What follows belongs to an exercise in optimizing a design on an open flow for small area; a production flow would make more cautious choices. RTL that was checked went through simulation tests only; none was proved equivalent to the original. Some runs may be left out. An edit can pass the tests and still lose a function that they never use. No functional check of the RTL was part of run 5.

==> run_1/util_map.png <==
12 x 12 tiles, from dark purple (low) to yellow (high), 0 to 100% covered.
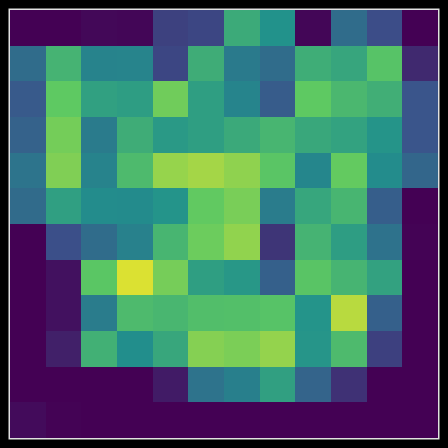
==> run_1/sizing.png <==
The bar under the picture is 20 um long.
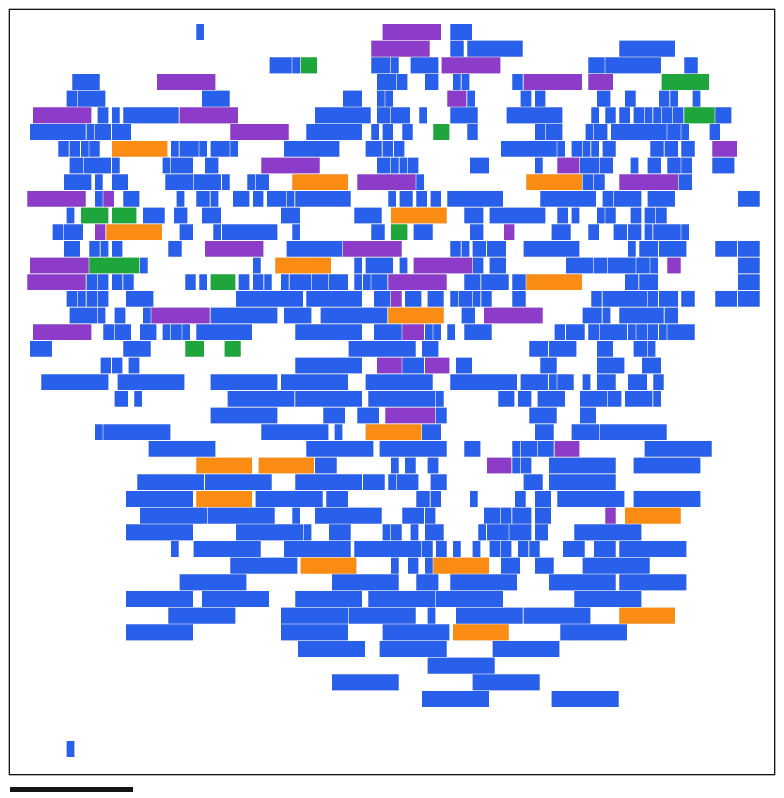
==> run_1/class_map.png <==
The bar under the picture is 20 um long.
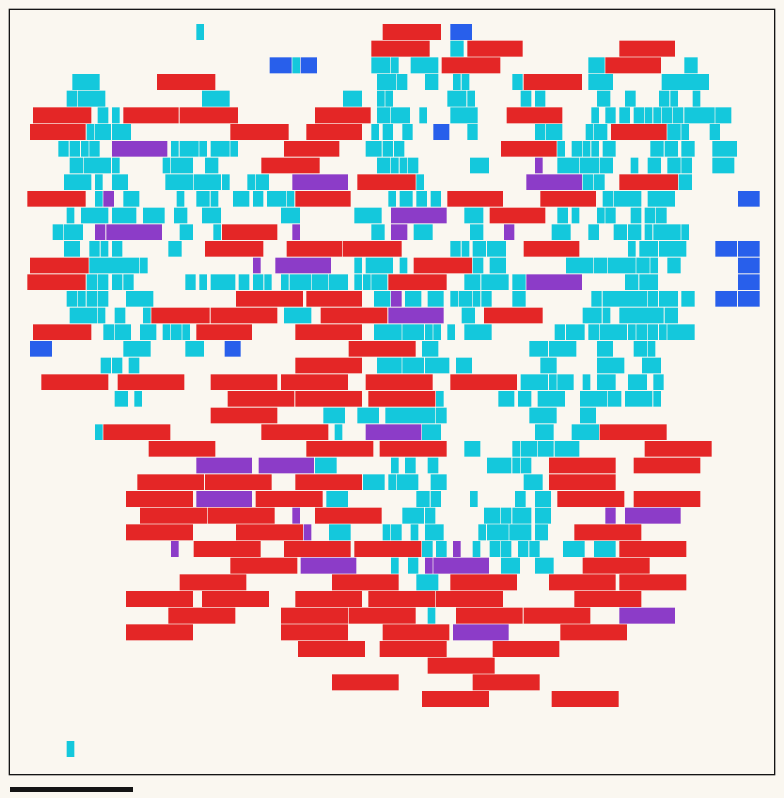
<file path="flow/design.v">
`timescale 1ns/10ps
module vumeter(
	input rx,
	input clk,rst,
	output hs,vs,
	output [2:0]RED,GREEN,
	output [1:0]BLUE
);
	reg [1:0]s;
	reg [4:0]u;
	wire ptick = &s;
	wire utick = s[0] & (u == 5'd26);
	wire upost = ~s[0] & (u == 5'd0);    
	always @(posedge clk or posedge rst)
	begin
		if(rst)
		begin
			s <= 2'd2;
			u <= 5'd31;
		end
		else
		begin
			s <= s + 1'b1;
			if(s[0])
				u <= (u == 5'd26) ? 5'd0 : u + 1'b1;
		end
	end
	reg [3:0]bst;
	reg [3:0]baud;
	reg dv;
	reg smp;
	reg [7:0]data;
	wire idle = (bst == 4'd6);
	wire b15 = &baud;
	wire vote = data[7];
	always @(posedge clk or posedge rst)
	begin
		if(rst)
		begin
			bst <= 4'd6;
			baud <= 4'd15;
			dv <= 1'b0;
		end
		else
		begin
			if(utick)
			begin
				baud <= (idle & rx) ? 4'd0 : baud + 1'b1;
				if(idle)
				begin
					if(~rx)
						bst <= 4'd7;
				end
				else if(b15)
				begin
					if(bst == 4'd1 | (vote & (bst == 4'd7 | bst == 4'd0)))
						bst <= 4'd6;
					else
						bst <= bst + 1'b1;
				end
				if(idle & rx)
					dv <= 1'b0;
			end
			if(upost & bst == 4'd0 & baud == 4'd0)
				dv <= 1'b1;
		end
	end
	always @(posedge clk)
	begin
		if(utick)
		begin
			smp <= rx;
			if(baud == 4'd7)
				data <= {rx, data[7:1]};
			else if(baud == 4'd9)
				data[7] <= (data[7] & smp) | (data[7] & rx) | (smp & rx);
		end
	end
	wire fshift = upost & (bst == 4'd0) & (baud == 4'd0) & ~dv;
	reg [63:0]fifo;
	reg [3:0]vcnt;
	always @(posedge clk)
	begin
		if(fshift)
			fifo <= {data, fifo[63:8]};
	end
	always @(posedge clk or posedge rst)
	begin
		if(rst)
			vcnt <= 4'd0;
		else if(fshift & ~vcnt[3])
			vcnt <= vcnt + 1'b1;
	end
	reg [6:0]r;
	reg [3:0]q;
	reg [1:0]ph;
	reg [7:0]hr;
	wire rend = (r == 7'd79);
	wire lend = rend & (q == 4'd7);
	always @(posedge clk or posedge rst)
	begin
		if(rst)
		begin
			r <= 7'd78;
			q <= 4'd7;
			ph <= 2'd2;
			hr <= 8'd1;
		end
		else if(ptick)
		begin
			r <= rend ? 7'd0 : r + 1'b1;
			if(rend)
				q <= (q == 4'd9) ? 4'd0 : q + 1'b1;
			if(lend)
			begin
				if(ph == 2'd0 & hr == 8'd2)
				begin
					ph <= 2'd1;
					hr <= 8'd240;
				end
				else if(ph == 2'd1 & hr == 8'd1)
				begin
					ph <= 2'd2;
					hr <= 8'd46;
				end
				else if(ph == 2'd2 & hr == 8'd1)
				begin
					ph <= 2'd0;
					hr <= 8'd240;
				end
				else
					hr <= hr - 1'b1;
			end
		end
	end
	assign hs = ~((q == 4'd8 & r >= 7'd16) | (q == 4'd9 & r < 7'd32));
	assign vs = ~(ph == 2'd2 & (hr == 8'd35 | hr == 8'd34));
	wire [2:0]bar = q[2:0];
	reg [7:0]d;
	always @(*)
	begin
		case(bar)
			3'd0: d = fifo[63:56];
			3'd1: d = fifo[55:48];
			3'd2: d = fifo[47:40];
			3'd3: d = fifo[39:32];
			3'd4: d = fifo[31:24];
			3'd5: d = fifo[23:16];
			3'd6: d = fifo[15:8];
			default: d = fifo[7:0];
		endcase
	end
	wire valid = vcnt[3] | ({1'b0,bar} < vcnt);
	wire inbar = (r != 7'd0) & (~rend | (bar == 3'd7));
	wire [7:0]thr = hr + {4'd0,hr[7:4]} + {7'd0,(|hr[3:0])};
	wire lit = ~q[3] & inbar & valid & ~ph[1] & (d >= thr);
	wire red_band = ph[0] ? (hr >= 8'd120 & hr <= 8'd239) : (hr >= 8'd121);
	wire green_band = ph[0] ? (hr <= 8'd199 | hr == 8'd240) : (hr <= 8'd200);
	assign RED = {3{lit & red_band}};
	assign GREEN = {3{lit & green_band}};
	assign BLUE = 2'b00;
endmodule
</file>
<file path="flow/constraint.sdc">
create_clock -name core_clock -period 25.0 [get_ports {clk}]
set_input_delay 5.0000 -clock core_clock [delete_from_list [all_inputs] [get_ports {clk}]]
set_output_delay 5.0000 -clock core_clock [all_outputs]
set_load 0.01 [all_outputs]
</file>
<file path="flow/config.mk">
export PLATFORM = sky130hd
export DESIGN_NAME = vumeter
export DESIGN_NICKNAME = vumeter
export VERILOG_FILES = /design/flow/design.v
export SDC_FILE = /design/flow/constraint.sdc
export NUM_CORES = 4
export LEC_CHECK = 0
export CAP_MARGIN = 20
export CORE_MARGIN = 2
export CORE_UTILIZATION = 40
export SLEW_MARGIN = 20
</file>
<file path="flow/run.sh">
#!/bin/bash
# synth_recipe.tcl (not shown) runs the flow's synth.tcl, then flattens the netlist and writes it again
# the make line also repeats each setting of config.mk as NAME=value (left out here)
make -C /OpenROAD-flow-scripts/flow DESIGN_CONFIG=/design/flow/config.mk WORK_HOME=/design/flow/orfs CLKGATE_MAP_FILE= SYNTH_SCRIPT=/design/flow/synth_recipe.tcl finish
</file>
==> results_dict.tcl, run 1 <==
set metrics [dict create \
    hold_buffers 0 \
    yosysMostFrequentCell "edfxtp_1" \
    multi_input_gates 327 \
    num-nets-final 541 \
    worstPathRequired_ns 20.00 \
    drt-vias-per-instance 5.47 \
    holdPathEnd "fifo[56]" \
    seq_area_um2 3240 \
    numPlacedInstances 667 \
    slew_headroom_pct 48.5 \
    first_iter_violations 337 \
    hpwl_um 7820 \
    crit_type "register to output pin" \
    fin_skew_ns 0.00834 \
    grt_pass1_vias 3720 \
    cts_num_sinks 114 \
    synth_top_family_by_area "simple AND/OR/NAND/NOR gates" \
    cts_buffer_depth 2 \
    path_cells "inv_1 > ha_1 > and2_1 > fa_1 > fa_1 > inv_1 > a21oi_1 > o21bai_1 > nand3_1 > xor2_1 > ha_1 > and3_1 > nand2_1 > o31ai_1 > nand4_1 > a311oi_1 > clkdlybuf4s50_1" \
    antenna_found_initial 0 \
    ctsResizeCount 0 \
    period_needed_ns 9.98 \
    ff2ff_path_depth 6 \
    grt_max_degree 64 \
    hold_depth 0 \
    synth_edf_count 73 \
    finalWeightedCongestion 0.839 \
    top_area_cell_class "registers" \
    status "complete, no violations" \
    nFlopsAndLatches 114 \
    multi_input_area_share_pct 35.7 \
    ys_seq_area_share_pct 55.7 \
    synth_top_area_cell "edfxtp_1" \
    critPathArrivalTime_ns 4.98 \
    clk_latency_ns 0.41 \
    dpl_cell_area_um2 6040 \
    syn-cell-area_um2 5820 \
    tightestPinTransition_ns 0.773 \
    synth_xor_xnor_area_share_pct 2.11 \
    buf_share_pct 1.88 \
    dieArea_um2 15500 \
    nWellTaps 184 \
    hold_violations 0 \
    rsz0062_at_grt "false" \
    grt_pass1_wl_um 19100 \
    die_w_um 125 \
    hold_class "register to register" \
    ant_nets 0 \
    synth_seq_cells 114 \
    layout-drive-gt1-share_pct 12.6 \
    clk_share_pct 7.48 \
    crit_buf_inv 3 \
    crit_path_start_kind "register" \
    stdcell_count 698 \
    tritoncts "built" \
    cp_slowest_cell "clkdlybuf4s50_1" \
    yosysWarnings 1 \
    cts_buffers 17 \
    cp.depth 17 \
    vias 3815 \
    inv_count 29 \
    first_pass_iters 7 \
    multi_input_area_um2 2330 \
    holdWs_ns 0.436 \
    synth_compound_area_share_pct 12.7 \
    pin_count 13 \
    overflow 0 \
    die_height_um 125 \
    synth_top_area_share_pct 37.7 \
    rr_endpoint "fifo[5]" \
    synthFlopType "edfxtp_1" \
    synthTopCellsByArea "edfxtp_1 (38%), dfstp_2 (9.5%), dfrtp_1 (8.6%), ha_1 (7.3%), o21ai_0 (2.5%)" \
    ctsRootBufferMaster "clkbuf_16" \
    antenna_cells 0 \
    wl_per_cell_um 16.5 \
    critPathMaxFanout 8 \
    post-cts-setup-buffer-count 0 \
    n_fill_cell 1284 \
    clk_pin_slew_worst_paths_ns 0.05 \
    synth.distinct_cells 75 \
    clock.fmax_mhz 100 \
    startpoint "hr[0]" \
    h-tree-depth 4 \
    synth-simple-area-share_pct 13.3 \
    finalSetupTns_ns 0 \
    syn_inst 495 \
    netlist_top_cells_count "edfxtp_1 (73), ha_1 (34), nor2_1 (34), o21ai_0 (29), nand2_1 (28)" \
    drv_cap 0 \
]
## Picture notes: util_map.png
emptiest ninth of the die: lower left
fullest tile: 95%
nearly empty tiles: 22%
densest ninth of the die: centre
mean over tiles: 41%
tiles over 75% full: 13%

## Picture notes: sizing.png
[x6 and larger] orange | cells: 17 | share: 3.3% | most used: clkbuf_16
[x1 and smaller] blue | cells: 449 | share: 87% | most used: edfxtp_1
[x2] purple | cells: 37 | share: 7.2% | most used: dfstp_2
[x3 and x4] green | cells: 11 | share: 2.1% | most used: buf_4
nonclk buf count: 13
Layout area overhead: 12.1%
final instance area: 6530 um^2
PnR worst setup slack: 15.02 ns

## Picture notes: class_map.png
[sequential cells] red | cells: 114 | share of their area: 52%
[clock drivers and dummy loads] purple | cells: 31 | share of their area: 7.7%
[remaining logic cells] cyan | cells: 356 | share of their area: 39%
[remaining buffers and delay cells] blue | cells: 13 | share of their area: 1.9%
fraction of area in registers: 49.7%
core area: 14400 um^2
final cell utilization of the core: 45.4%
site row count: 44

## run 1: routing by layer
metal,vias to the layer above,global-route usage [%],routed length (um),share of wire (%)
met2,93,22.8,5290,46
met5,-,0,0,0
met3,20,4.17,495,4.3
met4,0,6.68,197,1.7
met1,1855,21.2,5560,48
li1,1847,-,-,-
## run 1: placed cells by master, fill, tap and decap left out, drive strengths merged, types with 5 or more instances in the layout
cell	Yosys	routed
dfrtp	20	20
mux2i	12	12
dfstp	21	21
nand2	29	29
nor2	35	35
nand3	13	13
nor3	15	15
clkdlybuf4s50	0	10
a21oi	26	26
o21ai	30	30
xor2	8	8
nand3b	5	5
inv	26	26
ha	34	34
mux2	5	5
clkinv	3	10
edfxtp	73	73
o21a	5	5
clkbuf	11	23
xnor2	6	6
nand4	15	15
nand2b	6	6
## run 1: kinds of logic after synthesis
logic type                 after synthesis
and+or+nand+nor                        144
adders and majority gates               36
buffers and inverters                   55
AOI/OAI and AO/OA                      113
other                                    1
xor gates and xnor gates                14
muxes                                   18
DFF                                    114
## run 1: registers in the layout, summed over array words and instances (netlist names), 4 cells and up
signal and count:
fifo 64, data 8, hr 8, r 7
u 5, baud 4, bst 4, q 4
vcnt 4
## Run 2: what changed since run 1
--- a/flow/config.mk
+++ b/flow/config.mk
@@ -9,3 +9,6 @@
 export CORE_MARGIN = 2
 export CORE_UTILIZATION = 40
+export CTS_BUF_LIST = sky130_fd_sc_hd__clkbuf_4
+export CTS_CLUSTER_DIAMETER = 100
+export CTS_CLUSTER_SIZE = 30
 export SLEW_MARGIN = 20
==> run 2 against run 1 <==
Effect of this change:
- global-route usage decreased by 0.30 points
- cell count unchanged
- die area unchanged
- count of clock-buffer cells in the layout unchanged
- area after synthesis unchanged
- flip-flop and latch count unchanged
- hold slack got worse by 0.0013 ns
- register-to-register slack about the same
- worst setup slack got worse by 0.10 ns
==> results_dict.tcl, run 2 <==
set metrics [dict create \
    status "complete, no violations" \
    regMostFlops "fifo" \
    drt-vias-per-instance 5.48 \
    yosysWarnings 1 \
    grt_pass1_vias 3693 \
    layout_common_cells "edfxtp_1 (73), ha_1 (34), nor2_1 (33)" \
    reg_top3 "fifo (64), data (8), hr (8)" \
    synthTopCellsByArea "edfxtp_1 (38%), dfstp_2 (9.5%), dfrtp_1 (8.6%), ha_1 (7.3%), o21ai_0 (2.5%)" \
    post-cts-setup-buffer-count 0 \
    final_cell_area_um2 6250 \
    synth_edf_count 73 \
    layout-drive-gt1-share_pct 13.8 \
    highest_layer "met4" \
    grt_max_degree 64 \
    ctsRootBufferMaster "clkbuf_4" \
    clock.fmax_mhz 99.2 \
    vias 3822 \
    hold_buffers 0 \
    critPathMaxFanout 8 \
    rows 44 \
    ys_seq_area_share_pct 55.7 \
    antenna_found_initial 0 \
    hpwl_um 7820 \
    rsz0062_at_grt "false" \
    first_iter_violations 421 \
    layout_commonest_cell "edfxtp_1" \
    finalWeightedCongestion 0.839 \
    synth_seq_cells 114 \
    met1_length_um 5390 \
    cts_num_sinks 114 \
    netlist_top_cells_count "edfxtp_1 (73), ha_1 (34), nor2_1 (34), o21ai_0 (29), nand2_1 (28)" \
    crit_buf_inv 3 \
    synthFlopType "edfxtp_1" \
    holdWs_ns 0.435 \
    largest_reg_flops 64 \
    tritoncts "built" \
    cts_buffers 17 \
    synth.distinct_cells 75 \
    syn-cell-area_um2 5820 \
    tightestPinTransition_ns 0.773 \
    synth_top_area_share_pct 37.7 \
    overflow 0 \
    grt_pass1_wl_um 18800 \
    ctsResizeCount 0 \
    clk_pin_slew_worst_paths_ns 0.10 \
    cp_slowest_cell "clkdlybuf4s50_1" \
    syn_to_final_growth_pct 7.39 \
    route.met2.wl_um 5220 \
    drv_cap 0 \
    dieArea_um2 15500 \
    finalSetupTns_ns 0 \
    clk_latency_ns 0.51 \
    period_needed_ns 10.09 \
    cts_buffer_depth 2 \
    yosysMostFrequentCell "edfxtp_1" \
    n_fill_cell 1321 \
    hold_violations 0 \
    h-tree-depth 4 \
    hold_class "register to register" \
]
run 2: kinds of logic (layout without fill, tap and decap cells):
family	Yosys count	in the layout	share of synthesized area, %
and+or+nand+nor	144	144	13.3
buffers and inverters	55	73	4.47
DFF	114	114	55.7
other	1	2	0.0644
xor gates and xnor gates	14	14	2.11
adders and majority gates	36	36	7.99
AOI/OAI and AO/OA	113	113	12.7
muxes	18	18	3.63
run 2: path summary, 6_finish.rpt:
check / startpoint / to / depth (start not counted)
max: hr[0] / RED[2] / 17
min: data[0] / fifo[56] / 0
min in group asynchronous: rst / hr[2] / 3
max in group asynchronous: rst / r[2] / 3
min reg2reg: data[0] / fifo[56] / 0
max reg2reg: bst[0] / fifo[8] / 6
run 2: stage by stage:
step / worst slack (ns) / cells
after CTS: 14.85 / 698
after floorplan: 16.08 / 496
final: 14.91 / 698
after detailed placement: 15.44 / 667
after global routing: 14.44 / 698
after global placement: 15.62 / 667
run 2: final cells by class:
class                      count  area (um^2)  area share, %
clock inverter                 8         40.0          0.640
tap                          184          230           3.68
timing repair buffer          13          123           1.96
sequential                   114         3240           51.9
clock buffer                  23          173           2.76
inverter                      29          114           1.82
multi-input combinational    327         2330           37.2
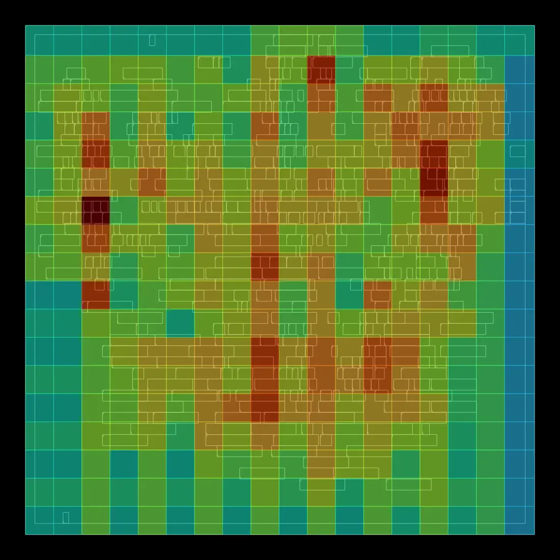
(run_2/congestion_map.png)
final cell utilization of the core: 43.5%
routed len/inst: 16.2 um
grt met1 use: 20.7%
busiest grt layer: met2
met3 usage: 4.60%

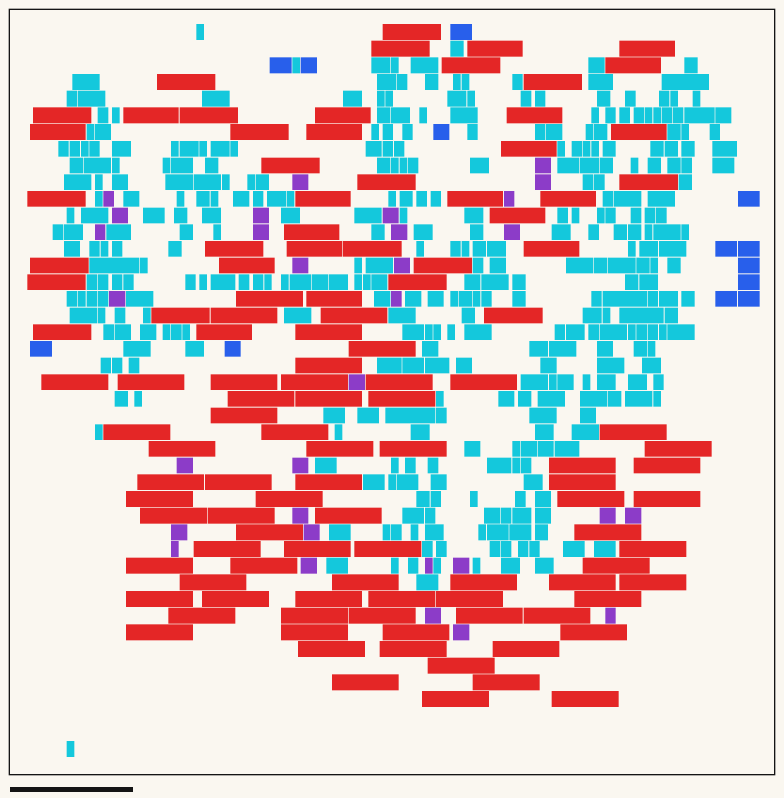
(run_2/class_map.png)
The bar under the picture is 20 um long.
[remaining buffers and delay cells] blue | cells: 13 | share of their area: 2.0%
[clock drivers and dummy loads] purple | cells: 31 | share of their area: 3.5%
[sequential cells] red | cells: 114 | share of their area: 54%
[remaining logic cells] cyan | cells: 356 | share of their area: 41%

==> run_2/routed.png <==
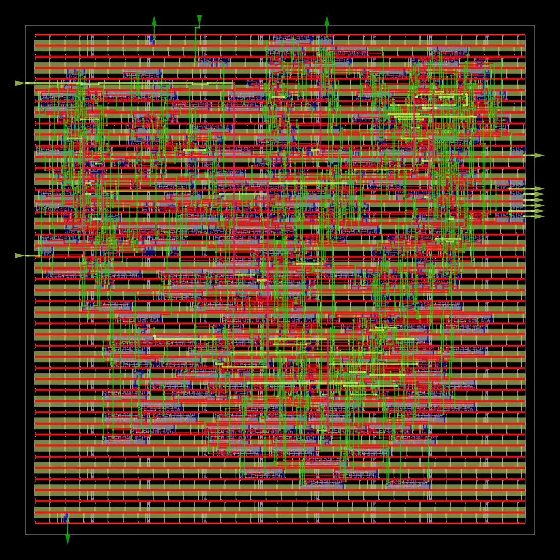

## Run 3: what changed since run 2
--- a/flow/config.mk
+++ b/flow/config.mk
@@ -9,6 +9,6 @@
 export CORE_MARGIN = 2
 export CORE_UTILIZATION = 40
-export CTS_BUF_LIST = sky130_fd_sc_hd__clkbuf_4
-export CTS_CLUSTER_DIAMETER = 100
-export CTS_CLUSTER_SIZE = 30
+export CTS_BUF_LIST = sky130_fd_sc_hd__clkbuf_16
+export CTS_CLUSTER_DIAMETER = 500
+export CTS_CLUSTER_SIZE = 100
 export SLEW_MARGIN = 20
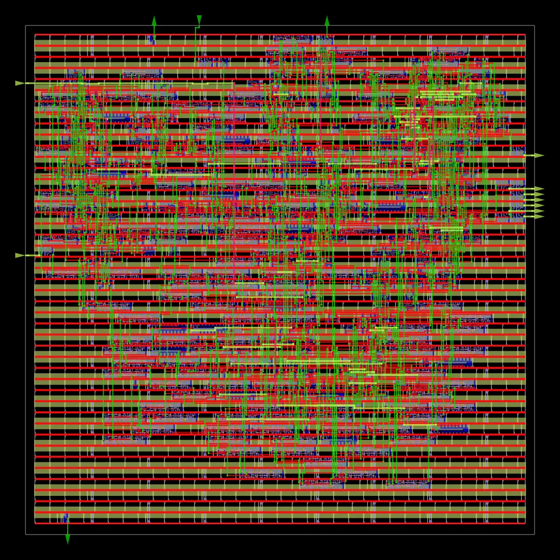
(run_3/routed.png)
gr usage total: 15.4%
via count: 3829
routed len/inst: 16.5 um
wl on met1: 5580 um
Top Metal Used: met4

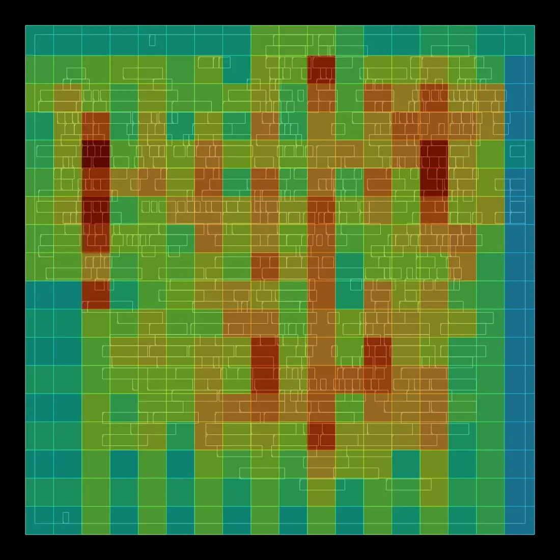
(run_3/congestion_map.png)
final cell utilization of the core: 45.4%
met2 usage: 22.8%
met3 usage: 4.17%
grt met1 use: 21.2%

==> run 3 against run 2 <==
Effect of this change:
- core utilization increased by 1.9 points
- flip-flop and latch count unchanged
- largest cell class unchanged
- critical path type unchanged
- first-iteration DRC count fell by 8.8%
- cell count did not move
- hold slack better by 0.00092 ns
- highest routed layer unchanged
- area after synthesis is the same
==> results_dict.tcl, run 3 <==
set metrics [dict create \
    tritoncts "built" \
    regMostFlops "fifo" \
    reg_top3 "fifo (64), data (8), hr (8)" \
    hold_class "register to register" \
    die_height_um 125 \
    final_cell_area_um2 6530 \
    startpoint "hr[0]" \
    first_iter_violations 384 \
    n_fill_cell 1284 \
    final-setup-viol-count 0 \
    antenna_found_initial 0 \
    clock.fmax_mhz 100 \
    antenna_cells 0 \
    dp_worst_setup_slack_ns 15.44 \
    syn-cell-area_um2 5820 \
    ctsResizeCount 0 \
    rr_endpoint "fifo[8]" \
    syn_to_final_growth_pct 12.1 \
    status "complete, no violations" \
    hold_buffers 0 \
    critPathArrivalTime_ns 4.98 \
    route.met2.wl_um 5300 \
    synth_seq_cells 114 \
    drc_errors 0 \
    async_reset_ff_share_pct 36.0 \
    maxSlewViolCount 0 \
    die_w_um 125 \
    synthFlopType "edfxtp_1" \
    ctsRootBufferMaster "clkbuf_16" \
    multi_input_area_um2 2330 \
    num-nets-final 541 \
    routed_wirelength_um 11500 \
    ant_nets 0 \
    coreArea_um2 14400 \
    setup_ws_ns 15.02 \
    syn_inst 495 \
    grt_pass1_vias 3720 \
    hold_violations 0 \
    first_pass_iters 5 \
    hpwl_um 7820 \
    cp.depth 17 \
    h-tree-depth 4 \
    hold_depth 0 \
    finalWeightedCongestion 0.839 \
    rrSetupSlack_ns 22.54 \
    synthTopCellsByArea "edfxtp_1 (38%), dfstp_2 (9.5%), dfrtp_1 (8.6%), ha_1 (7.3%), o21ai_0 (2.5%)" \
    largest_reg_flops 64 \
    seq_area_um2 3240 \
    yosysWarnings 1 \
    drv_cap 0 \
    hold_path_startpoint "data[0]" \
    dieArea_um2 15500 \
    yosysMostFrequentCell "edfxtp_1" \
    ff2ff_path_depth 6 \
    synth_edf_count 73 \
    ys_seq_area_share_pct 55.7 \
    initial_core_util_pct 40.5 \
    synth_top_area_share_pct 37.7 \
    overflow 0 \
    dpl_cell_area_um2 6040 \
    fin_skew_ns 0.00860 \
    layout_common_cells "edfxtp_1 (73), ha_1 (34), nor2_1 (33)" \
    critPathMaxFanout 8 \
    worstReg2RegStart "bst[0]" \
    tightestPinTransition_ns 0.773 \
    cts_buffer_depth 2 \
    met3WireLength_um 495 \
    grt_max_degree 64 \
    cp_slowest_cell "clkdlybuf4s50_1" \
    syn-mean-instance-area_um2 11.8 \
    clk_latency_ns 0.41 \
    post-cts-setup-buffer-count 0 \
    grt_pass1_wl_um 19100 \
    pin_count 13 \
    clk_pin_slew_worst_paths_ns 0.05 \
    layout_commonest_cell "edfxtp_1" \
    netlist_top_cells_count "edfxtp_1 (73), ha_1 (34), nor2_1 (34), o21ai_0 (29), nand2_1 (28)" \
    synth_top_area_cell "edfxtp_1" \
    crit_type "register to output pin" \
    busiest_layer "met2" \
    port_buffers 10 \
    cts_num_sinks 114 \
    holdPathEnd "fifo[56]" \
    slew_headroom_pct 48.5 \
    rsz0062_at_grt "false" \
    synth.distinct_cells 75 \
    period_needed_ns 9.98 \
    drt-vias-per-instance 5.49 \
    crit_buf_inv 3 \
    setup.worst_path.end "RED[2]" \
    stdcell_count 698 \
    layout-drive-gt1-share_pct 12.6 \
    finalSetupTns_ns 0 \
    rows 44 \
    holdWs_ns 0.436 \
    numPlacedInstances 667 \
    cts_buffers 17 \
]
==> run 3: cell types whose count changed in the layout (fill, tap and decap cells not counted) <==
cell and change:
inv_1 +6, clkbuf_4 -23, clkbuf_16 +17
==> run 3: cells by family (layout without fill, tap and decap cells) <==
logic type / after synthesis / in the layout / share of synthesized area [%]
other: 1 / 2 / 0.0644
adder cells (fa/ha/maj): 36 / 36 / 7.99
XOR/XNOR: 14 / 14 / 2.11
multiplexers: 18 / 18 / 3.63
AND/OR/NAND/NOR: 144 / 144 / 13.3
flip-flops: 114 / 114 / 55.7
buffers and inverters: 55 / 73 / 4.47
AO/OA/AOI/OAI: 113 / 113 / 12.7
==> run 3: cell type report <==
cell class                      count  share of cell area [%]
Clock buffer                       17                    6.52
Clock inverter                     14                   0.958
Inverter                           29                    1.74
Multi-Input combinational cell    327                    35.7
Sequential cell                   114                    49.7
Tap cell                          184                    3.53
Timing Repair Buffer               13                    1.88
==> run_3/ff_map.png <==
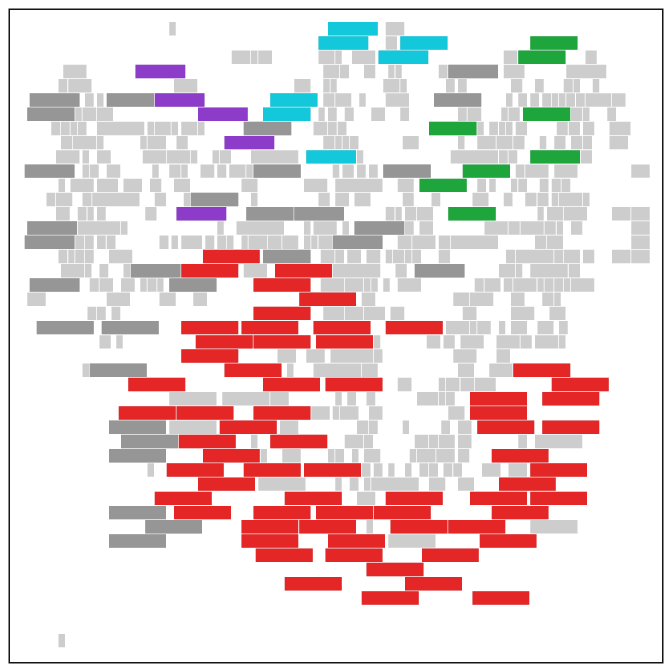

## Run 4: what changed since run 3
--- a/flow/config.mk
+++ b/flow/config.mk
@@ -9,6 +9,6 @@
 export CORE_MARGIN = 2
 export CORE_UTILIZATION = 40
-export CTS_BUF_LIST = sky130_fd_sc_hd__clkbuf_16
-export CTS_CLUSTER_DIAMETER = 500
-export CTS_CLUSTER_SIZE = 100
+export CTS_BUF_LIST = sky130_fd_sc_hd__clkbuf_8
+export CTS_CLUSTER_DIAMETER = 300
+export CTS_CLUSTER_SIZE = 60
 export SLEW_MARGIN = 20
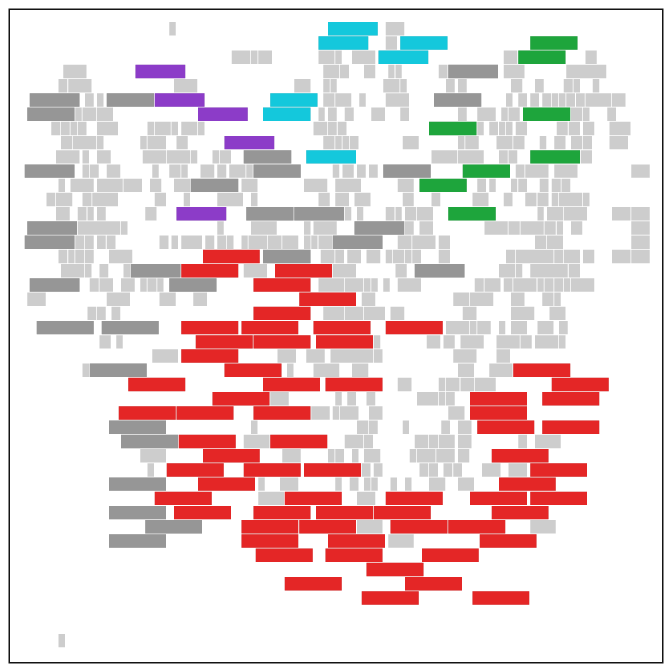
(run_4/ff_map.png)
[hr] green | placed flops: 8 | where: upper right
[u] purple | placed flops: 5
[r] cyan | placed flops: 7 | where: top centre
[fifo] red | placed flops: 64

==> run 4 against run 3 <==
Effect of this change:
- sequential share of layout area grew 1.5 points
- cell count is the same
- still clean
- first-iteration DRC count shrank 3.6%
- critical path depth is the same
- worst setup slack lost 0.022 ns
- clock skew grew 0.0013 ns
- global-route usage shrank 0.20 points
- routed wire length shrank 1.2%
- register-to-register slack is essentially flat
- hold slack gained 0.0017 ns
==> results_dict.tcl, run 4 <==
set metrics [dict create \
    clk_pin_slew_worst_paths_ns 0.07 \
    synth_top_area_cell "edfxtp_1" \
    tightestPinTransition_ns 0.768 \
    syn-cell-area_um2 5820 \
    finalWeightedCongestion 0.839 \
    antenna_cells 0 \
    first_iter_violations 370 \
    critPathArrivalTime_ns 5.00 \
    holdWs_ns 0.438 \
    ys_seq_area_share_pct 55.7 \
    dpl_cell_area_um2 6040 \
    initial_core_util_pct 40.5 \
    layout_commonest_cell "edfxtp_1" \
    synth.distinct_cells 75 \
    clk_latency_ns 0.42 \
    grt_pass1_wl_um 18900 \
    busiest_layer "met2" \
    finalSetupTns_ns 0 \
    status "complete, no violations" \
    pin_count 13 \
    reg_top3 "fifo (64), data (8), hr (8)" \
    first_pass_iters 5 \
    synthTopCellsByArea "edfxtp_1 (38%), dfstp_2 (9.5%), dfrtp_1 (8.6%), ha_1 (7.3%), o21ai_0 (2.5%)" \
    crit_type "register to output pin" \
    setup_ws_ns 15.00 \
    ant_nets 0 \
    dp_worst_setup_slack_ns 15.44 \
    syn_to_final_growth_pct 8.83 \
    synth_edf_count 73 \
    post-cts-setup-buffer-count 0 \
    cp_slowest_cell "clkdlybuf4s50_1" \
    netlist_top_cells_count "edfxtp_1 (73), ha_1 (34), nor2_1 (34), o21ai_0 (29), nand2_1 (28)" \
    num-nets-final 541 \
    die_height_um 125 \
    hold_buffers 0 \
    multi_input_area_um2 2330 \
    dieArea_um2 15500 \
    ff2ff_path_depth 6 \
    cts_num_sinks 114 \
    layout_common_cells "edfxtp_1 (73), ha_1 (34), nor2_1 (33)" \
    drv_cap 0 \
    final-setup-viol-count 0 \
]
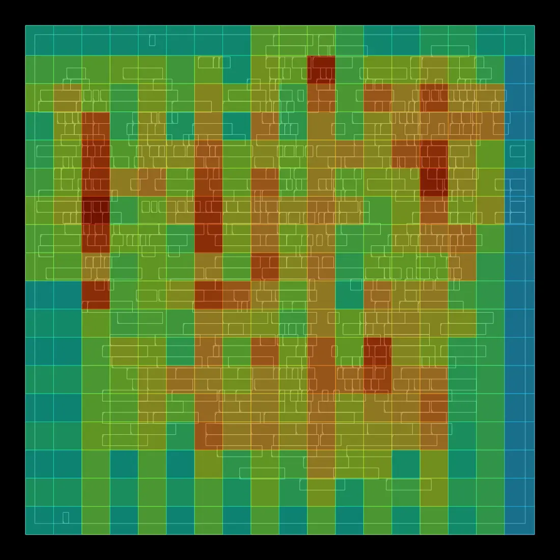
(run_4/congestion_map.png)
final cell utilization of the core: 44.1%
grt met1 use: 20.6%

run 4: cell count changes in the layout (fill, tap and decap cells not counted):
cell       previous run  this run
clkbuf_8              0        17
clkbuf_16            17         0
run 4: logic make-up (layout without fill, tap and decap cells):
kind of cell	count (synthesis)	in the layout	synth area share [%]
buffers and inverters	55	73	4.47
multiplexers	18	18	3.63
flip-flops	114	114	55.7
other	1	2	0.0644
adder cells (fa/ha/maj)	36	36	7.99
AND/OR/NAND/NOR	144	144	13.3
AO/OA/AOI/OAI	113	113	12.7
XOR/XNOR	14	14	2.11
run 4: final cells by class:
class                   count  share of cell area [%]
repair buffers             13                    1.94
flip-flops and latches    114                    51.2
inverters                  29                    1.80
clock inverters            14                   0.987
clock buffers              17                    3.69
multi-input cells         327                    36.7
well taps                 184                    3.63
run 4: final timing paths:
path,startpoint,end,slack [ns]
max,hr[0],RED[2],15.00
max in group asynchronous,rst,r[3],19.61
min in group asynchronous,rst,vcnt[1],5.02
min,data[0],fifo[56],0.44
max reg2reg,bst[0],fifo[4],22.54
min reg2reg,data[0],fifo[56],0.44
run 4: metal layers:
layer  wire length [um]  share of wire, %
met1               5430                48
met2               5280                46
met4                166               1.5
met3                508               4.5
met5                  0                 0
## Run 5: files that changed since run 4, shown whole
==> flow/design.v <==
`timescale 1ns/10ps
module clk_divider(
	input clk,rst,
	output reg dclk
);
	parameter [9:0]factor = 10'd2;  
	reg [9:0]counter;
	always @ (posedge clk or posedge rst) begin
		if(rst)begin
			dclk <= 1'b0;
			counter <= 10'd0;
		end
		else begin
			if(counter == factor) begin
				dclk <= 1'b1;
				counter <= 1'b1;
			end
			else begin
				dclk <= 1'b0;
				counter <= counter + 1;
			end
		end
	end
endmodule
`timescale 1ns/1ps
module clkgen(
	input clk, rst,
	output uart_clk, vga_clk 
);
	clk_divider #(.factor('d54)) UART_CLK_DIVIDER(.clk(clk),.rst(rst),.dclk(uart_clk));
	clk_divider #(.factor(10'd4)) VGA_CLK_DIVIDER(.clk(clk),.rst(rst),.dclk(vga_clk));
endmodule
`timescale 1ns/10ps
module maj(
	input a,b,c,
	output o
);
	assign o = (a & b) | (a & c) | (b & c);
endmodule
`timescale 1ns/1ns
module mod16cntr(
	input clk,ce,rst,enable,
	output [3:0]count
);
	reg [3:0]count_ff,count_nxt;
	assign count = count_ff;
	always @ (*)
	begin 
		count_nxt = count_ff;
		if(enable)
			count_nxt = count_ff + 1'b1;
		else
			count_nxt = 'd0;
	end
	always @ (posedge clk or posedge rst)
	begin
		if(rst)
			count_ff <= -1;
		else if(ce) count_ff <= count_nxt;
	end
endmodule
`timescale 1ns/1ns
module mod8cntr(
	input clk,ce,rst,enable,
	output [3:0]count
);
	reg [3:0]count_ff,count_nxt;
	assign count = count_ff;
	always @(*)
	begin 
		count_nxt = count_ff;
		if(enable)
			count_nxt = count_ff + 1'b1;
	end
	always @(posedge clk or posedge rst)
	begin
		if(rst)
			count_ff <= 'd0;
		else if(ce) count_ff <= count_nxt;
	end
endmodule
`timescale 1ns/10ps
module uart(
	input rx,clk,ce,rst,
	output [7:0]data,
	output data_valid
);
	reg [2:0]state_ff;
	reg [2:0]state_nxt;
	reg [7:0]data_nxt;
	reg [7:0]data_ff;
	reg data_valid_ff,data_valid_nxt;
	wire [3:0]baud;
	wire baud_en;
	reg baud_en_nxt,baud_en_ff;
	wire baud15;
	reg [2:0]middle;
	wire vote;
	maj maj_vote(.a(middle[2]),.b(middle[1]),.c(middle[0]),.o(vote));
	mod16cntr counter(.clk(clk),.ce(ce),.rst(rst),.enable(baud_en_nxt),.count(baud));
	wire cntr_en;
	reg cntr_en_nxt,cntr_en_ff;
	wire c7;
	wire [2:0]c;
	mod8cntr counter2(.clk(clk),.ce(ce),.rst(rst),.enable(cntr_en_nxt),.count(c));
	always @(*)
	begin
		state_nxt = state_ff;
		data_nxt = data_ff;
		baud_en_nxt = baud_en_ff;
		cntr_en_nxt = cntr_en_ff;
		data_valid_nxt = data_valid_ff;
		case(state_ff)
			0:
			begin
				if(rx)
				begin
					state_nxt = 0;
					baud_en_nxt = 1'b0;
					cntr_en_nxt = 1'b0;
					data_valid_nxt = 1'b0;
				end
				else
				begin
					state_nxt = 1;
					baud_en_nxt = 1'b1;
				end
			end
			1:
			begin
				if(baud15)
				begin
					if (~vote)
						state_nxt = 2;
					else
						state_nxt = 0;
				end
			end
			2:
			begin
				if(baud15)
				begin
					data_nxt[c] = vote;
					cntr_en_nxt = 1'b1;
					if(c == 3'b111)
					begin
						data_nxt[c] = vote;
						state_nxt = 3;
						data_valid_nxt = 1'b1;
					end
					else
						state_nxt = 2;
				end
				else
					cntr_en_nxt = 1'b0;
			end
			3:
			begin
				if(baud15)
				begin
					if(vote)
						state_nxt = 0;
					else
						state_nxt = 4;
				end
				cntr_en_nxt = 1'b0;
			end
			4:
			begin
				if(baud15)
					state_nxt = 0;
			end
		endcase
	end
	always @(posedge clk or posedge rst)
	begin
		if(rst)
			middle <= 3'd0;
		else if(ce)
		begin
			if(baud == 4'b0111)
				middle <= {rx, middle[1:0]};
			else if(baud == 4'b1000)
				middle <= {middle[2], rx, middle[0]};
			else if(baud == 4'b1001)
				middle <= {middle[2:1], rx};
		end
	end
	always @(posedge clk or posedge rst)
	begin
		if(rst)
		begin
			state_ff <= 0;
			data_ff <= 8'd0;
			baud_en_ff <= 1'b0;
			cntr_en_ff <= 1'b0;
			data_valid_ff <= 1'b0;
		end
		else if(ce)
		begin
			state_ff <= state_nxt;
			data_ff <= data_nxt;
			baud_en_ff <= baud_en_nxt;
			cntr_en_ff <= cntr_en_nxt;
			data_valid_ff <= data_valid_nxt;
		end
	end
	assign data = data_ff;
	assign baud_en = baud_en_ff;
	assign cntr_en = cntr_en_ff;
	assign data_valid = data_valid_ff;
	assign baud15 = &baud;
endmodule
`timescale 1ns/10ps
module fifo(
    input clk,ce,rst,
    input [7:0]data_in,
    output reg [63:0]data_out
);
    always @(posedge clk or posedge rst)
    begin
        if(rst)
            data_out <= 64'd0;
        else if(ce)
            data_out <= {data_in,data_out[63:8]};
    end
endmodule
`timescale 1ns/10ps
module vga_sig(
    input clk,ce,rst,
    output hs,vs,active,
    output [9:0]x,y
);
    parameter [9:0]h_res = 'd640;   
    parameter [9:0]v_res = 'd480;   
    parameter [4:0]h_t_fp = 'd16;  
    parameter [6:0]h_t_pw = 'd96;  
    parameter [5:0]h_t_bp = 'd48;  
    parameter [3:0]v_t_fp = 'd10;  
    parameter [2:0]v_t_pw = 'd2;   
    parameter [5:0]v_t_bp = 'd33;  
    localparam line = h_res + h_t_fp + h_t_pw + h_t_bp;
    localparam frame = v_res + v_t_fp + v_t_pw + v_t_bp;
    reg [9:0]h_count,v_count;
    assign hs = ~((h_count >= h_t_fp) & (h_count < h_t_fp + h_t_pw));                  
    assign vs = ~((v_count >= v_res + v_t_fp) & (v_count < v_res + v_t_fp + v_t_pw));  
    assign active = (h_count >= h_t_fp + h_t_pw + h_t_bp) & (h_count < line) & (v_count >= 0) & (v_count < v_res);
    assign x = (active) ? h_count - h_t_fp - h_t_pw - h_t_bp : -1;  
    assign y = (active) ? v_count : -1;  
    always @(posedge clk or posedge rst)
    begin
        if(rst)
        begin
            h_count <= -1;
            v_count <= 0;
        end
        else if(ce)
        begin
            if(h_count == line - 1)
            begin
                h_count <= 0;
                v_count <= v_count + 1;
            end
            else
            begin
                h_count <= h_count + 1;
            end
            if(v_count == frame)
            begin
                v_count <= 0;
            end
        end
    end
endmodule
`timescale 1ns/10ps
module vga_top(
    input clk,ce,rst,
    input [127:0]data,
    output o_hs,o_vs,
    output [2:0]RED,GREEN,
    output [1:0]BLUE
);
    wire active;
    wire [9:0]x,y;
    vga_sig VGAS(.clk(clk),.ce(ce),.rst(rst),.hs(o_hs),.vs(o_vs),.active(active),.x(x),.y(y));
    reg [9:0]top[0:15];
    reg [9:0]bot[0:15];
    reg [9:0]lef[0:15];
    reg [9:0]rig[0:15];
    reg [0:15]r;
    reg [127:0]data_aux;
    integer i;
    always @(*)
    begin
        data_aux = data;
        for(i=0;i<16;i=i+1)
        begin
            lef[i] = (i * 80 + 1) % 640;
            rig[i] = ((i + 1) * 80) % 640 - 1;
            if(i<8)  
            begin
                top[i] = 240 - (data_aux[127:120]*240)/255;
                data_aux = data_aux << 8;
                bot[i] = 239;
            end
            else  
            begin
                top[i] = 479 - (data_aux[127:120]*240)/255;
                data_aux = data_aux << 8;
                bot[i] = 479;
            end
            r[i] = (x >= lef[i] & x < rig[i]) & (y >= top[i] & y < bot[i]);
        end
    end
    assign RED = {3{(r[0]|r[1]|r[2]|r[3]|r[4]|r[5]|r[6]|r[7]|r[8]|r[9]|r[10]|r[11]|r[12]|r[13]|r[14]|r[15]) & ((y >= 0 & y < 120) | (y >= 240 & y < 360))}};
    assign GREEN = {3{(r[0]|r[1]|r[2]|r[3]|r[4]|r[5]|r[6]|r[7]|r[8]|r[9]|r[10]|r[11]|r[12]|r[13]|r[14]|r[15]) & ((y >= 280 & y < 479) | (y >= 40 & y < 240))}};
    assign BLUE = 2'b00;
endmodule
`timescale 1ns/10ps
module vumeter(
	input rx,
	input clk,rst,
	output hs,vs,
	output [2:0]RED,GREEN,
	output [1:0]BLUE
);
	wire uart_ce;
	wire vga_ce;
	wire [7:0]data_uart;
	wire data_valid;
	reg data_valid_q;
	wire fifo_ce;
	wire [63:0]data_left,data_right;
	clkgen CLKGEN(.clk(clk),.rst(rst),.uart_clk(uart_ce),.vga_clk(vga_ce));
	uart UART(.rx(rx),.clk(clk),.ce(uart_ce),.rst(rst),.data(data_uart),.data_valid(data_valid));
	always @(posedge clk or posedge rst)
	begin
		if(rst)
			data_valid_q <= 1'b0;
		else
			data_valid_q <= data_valid;
	end
	assign fifo_ce = data_valid & ~data_valid_q;
	fifo LEFT(.clk(clk),.ce(fifo_ce),.rst(rst),.data_in(data_uart),.data_out(data_left));
	fifo RIGHT(.clk(clk),.ce(fifo_ce),.rst(rst),.data_in(data_uart),.data_out(data_right));
	vga_top VGA(.clk(clk),.ce(vga_ce),.rst(rst),.data({data_left,data_right}),.o_hs(hs),.o_vs(vs),.RED(RED),.GREEN(GREEN),.BLUE(BLUE));
endmodule
==> flow/config.mk <==
export PLATFORM = sky130hd
export DESIGN_NAME = vumeter
export DESIGN_NICKNAME = vumeter
export VERILOG_FILES = /design/flow/design.v
export SDC_FILE = /design/flow/constraint.sdc
export NUM_CORES = 4
export LEC_CHECK = 0
export CAP_MARGIN = 20
export CORE_MARGIN = 2
export CORE_UTILIZATION = 40
export SLEW_MARGIN = 20
==> run 5 against run 4 <==
Effect of this change:
- hold slack improved by 0.0054 ns
- sequential share of layout area decreased by 41 points
- die area increased to 5.1 times the previous value
- register-to-register slack got worse by 0.07 ns
- via count increased to 7.7 times the previous value
- maximum frequency decreased by 52%
- worst setup slack got worse by 11 ns
- synthesized cell count increased to 8.0 times the previous value
- design area increased to 5.1 times the previous value
==> results_dict.tcl, run 5 <==
set metrics [dict create \
    startpoint "LEFT.data_out[33]" \
    ff2ff_path_depth 9 \
    dpl_cell_area_um2 31500 \
    hold_buffers 0 \
    final-setup-viol-count 0 \
    status "complete, no violations" \
    route.met2.wl_um 35500 \
    drv_cap 0 \
    tightestPinTransition_ns 1.12 \
    cts_num_sinks 131 \
    finalSetupTns_ns 0 \
    hpwl_um 64200 \
    async_reset_ff_share_pct 100 \
    synth_top_area_cell "ha_1" \
    num-nets-final 4389 \
    worstReg2RegStart "VGA.VGAS.h_count[0]" \
    multi_input_area_um2 25700 \
    syn_to_final_growth_pct 5.39 \
    n_fill_cell 7695 \
    antenna_cells 0 \
    highest_layer "met5" \
    synth_xor_xnor_area_share_pct 5.88 \
    clk_pin_slew_worst_paths_ns 0.07 \
    post-route-util_pct 42.5 \
    finalWeightedCongestion 0.900 \
    layout_commonest_cell "ha_1" \
    vias 29317 \
    met1_length_um 41300 \
    end_kind "output pin" \
    cp_slowest_cell "or4_1" \
    ys_seq_area_share_pct 10.8 \
    first_iter_violations 2227 \
    netlist_top_cells_count "ha_1 (377), nand2_1 (309), inv_1 (293), o21ai_0 (265), nor2_1 (253)" \
    rrSetupSlack_ns 22.47 \
    hold_path_startpoint "UART.data_valid_ff" \
    initial_core_util_pct 40.3 \
    critPathArrivalTime_ns 15.75 \
    crit_type "register to output pin" \
    setup.worst_path.end "RED[0]" \
    synth_compound_area_share_pct 27.7 \
    synth_top_family_by_area "compound AO/OA/AOI/OAI gates" \
    rr_endpoint "VGA.VGAS.v_count[7]" \
    pin_count 13 \
    dieArea_um2 78500 \
    rsz0062_at_grt "false" \
    overflow 0 \
    holdWs_ns 0.443 \
    synth_edf_count 0 \
    syn-cell-area_um2 30500 \
    first_pass_iters 7 \
    synth.distinct_cells 129 \
    clk_latency_ns 0.49 \
    layout_common_cells "ha_1 (377), nand2_1 (309), inv_1 (292)" \
    synthMuxAreaShare_pct 2.60 \
    synth-simple-area-share_pct 25.4 \
    maxSlewViolCount 0 \
    ant_nets 0 \
    die_height_um 280 \
    layout-drive-gt1-share_pct 5.77 \
    synthAdderAreaFrac_pct 22.5 \
    grt_pass1_wl_um 138000 \
    met3WireLength_um 3200 \
    post-cts-setup-buffer-count 0 \
    synthTopCellsByArea "ha_1 (15%), dfrtp_1 (9.6%), fa_1 (6.8%), o21ai_0 (4.3%), xnor2_1 (4.0%)" \
    period_needed_ns 20.75 \
    holdPathEnd "data_valid_q" \
]
[run 5: changes by cell type in the layout (fill, tap and decap cells not counted), moves of 93 or more]
cell      before  now
ha_1          34  377
nand2_1       28  309
inv_1         32  292
o21ai_0       29  265
nor2_1        33  252
a21oi_1       26  239
xnor2_1        6  140
nand3_1       13  137
nor3_1        14  117
fa_1           2  104
dfrtp_1       20  117
nand2b_1       5   98
[run 5: metrics by stage]
stage | worst slack [ns]
after floorplan | 7.33
after global placement | 5.43
after detailed placement | 5.03
after CTS | 4.44
after global routing | 2.57
final | 4.25
[run 5: cell type report]
cell class | count | share of cell area, %
multi-input cells | 3431 | 79.9
flip-flops and latches | 131 | 10.2
clock buffers | 18 | 1.37
inverters | 299 | 3.51
clock inverters | 14 | 0.564
well taps | 978 | 3.80
repair buffers | 25 | 0.661
[run 5: routing by layer]
layer / track usage, % / vias to the layer above
li1: - / 14636
met1: 30.3 / 13901
met2: 32.5 / 705
met3: 1.88 / 73
met4: 4.63 / 2
met5: 0 / -
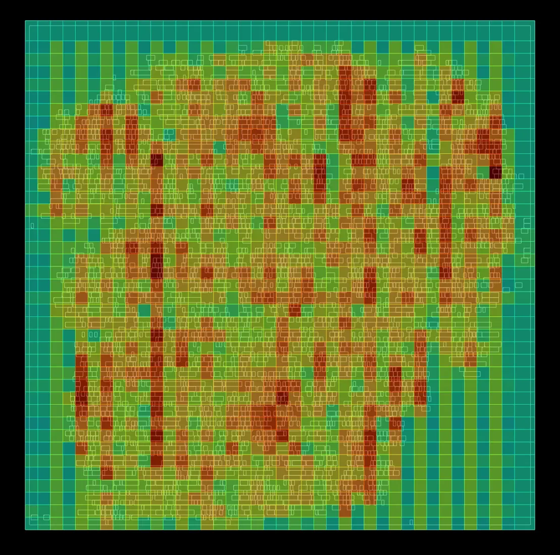
(run_5/congestion_map.png)
met3 usage: 1.88%
met2 usage: 32.5%
gr usage total: 20.7%

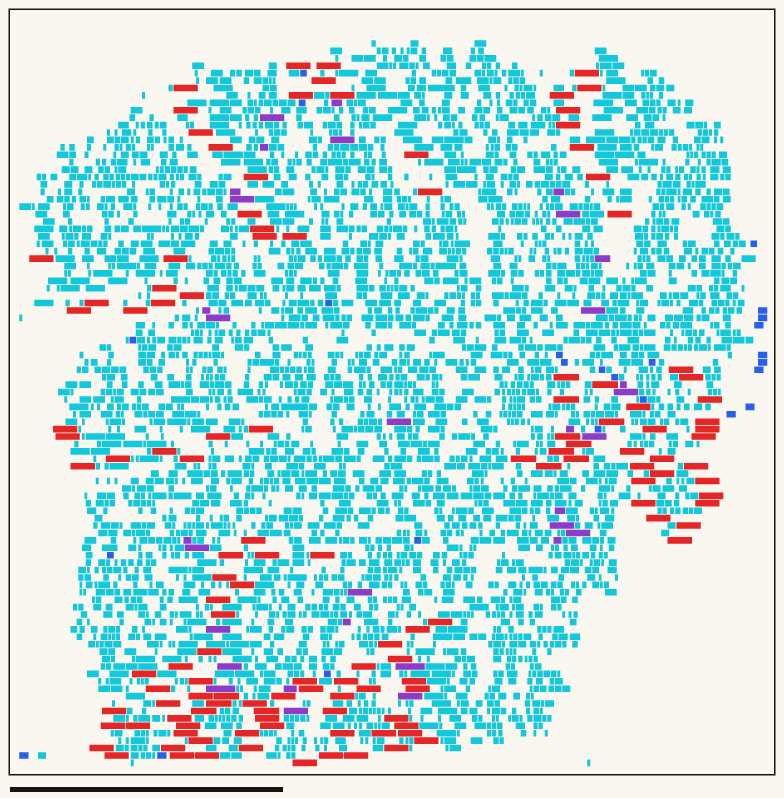
(run_5/class_map.png)
The bar under the picture is 100 um long.
[remaining logic cells] cyan | cells: 3730 | share of their area: 87%
[sequential cells] red | cells: 131 | share of their area: 11%
[clock drivers and dummy loads] purple | cells: 32 | share of their area: 2.0%
[remaining buffers and delay cells] blue | cells: 25 | share of their area: 0.69%


==> gallery <==
Local utilization.
shot_01.png
12 x 12 tiles, from dark purple (low) to yellow (high), 0 to 100% covered.
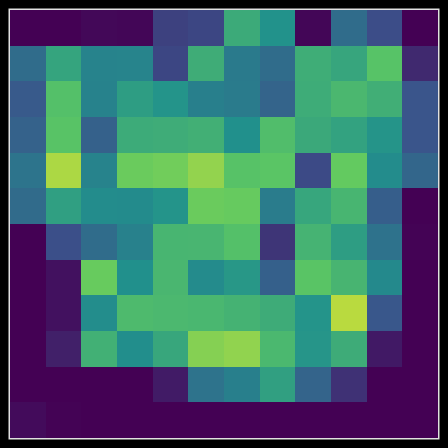
shot_02.png
28 x 28 tiles, from dark purple (low) to yellow (high), 0 to 100% covered.
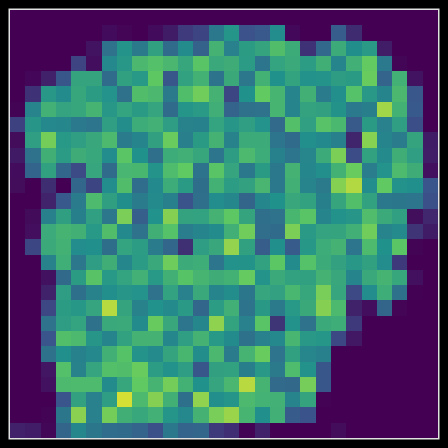
run 5 -> shot_02.png
run 2 -> shot_01.png

Key to shot_02.png:
nearly empty tiles: 21%
mean over tiles: 39%
emptiest ninth of the die: lower right
fullest tile: 94%
tiles over 75% full: 5.1%


==> notes/layouts.md <==
Pictures saved along the way, in no particular order.

Wires after detailed routing.
picture 1
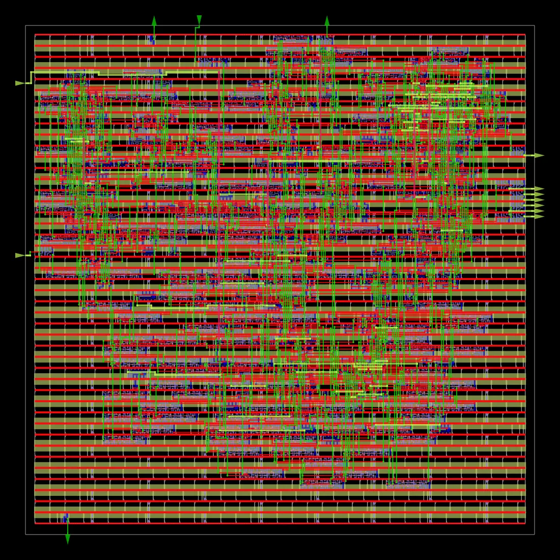
picture 2
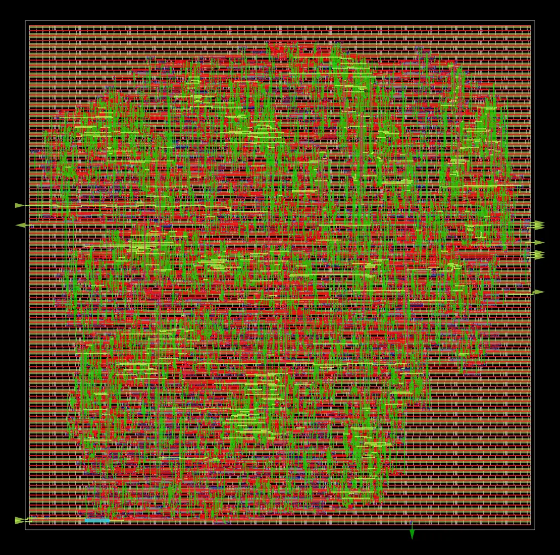
- highest track usage: picture 2
For run 4, see picture 1.
For run 5, see picture 2.

## afterwards: timing with drivers on the ports
No port has a modelled driver above. Below, the same layouts with a new extraction and two added sets of constraints. Step 1 sets driving cells, clkbuf_16 on the clock port and buf_2 on the other inputs (assumed; they add their load-dependent delay and slew). Step 2, shift: input delay + t, output delay - t, t = (earliest + latest rising clock arrival at the registers) / 2. This alone moves slack from input paths to output paths. a / b / c = ideal ports / drivers / drivers and shift; a / b = the first two.
run	t (ns)	setup slack, ns	clock arrival spread, ns	worst slew at a driven data input, ns
run 1	0.442	15.018 / 14.979 / 15.421	0.010 / 0.010	0.03
run 2	0.533	14.914 / 14.883 / 15.416	0.018 / 0.018	0.03
run 3	0.442	15.018 / 14.979 / 15.420	0.011 / 0.011	0.03
run 4	0.450	14.997 / 14.960 / 15.410	0.014 / 0.013	0.03
run 5	0.542	4.254 / 4.199 / 4.740	0.015 / 0.015	0.06
After both steps setup and hold are still met in every run listed.
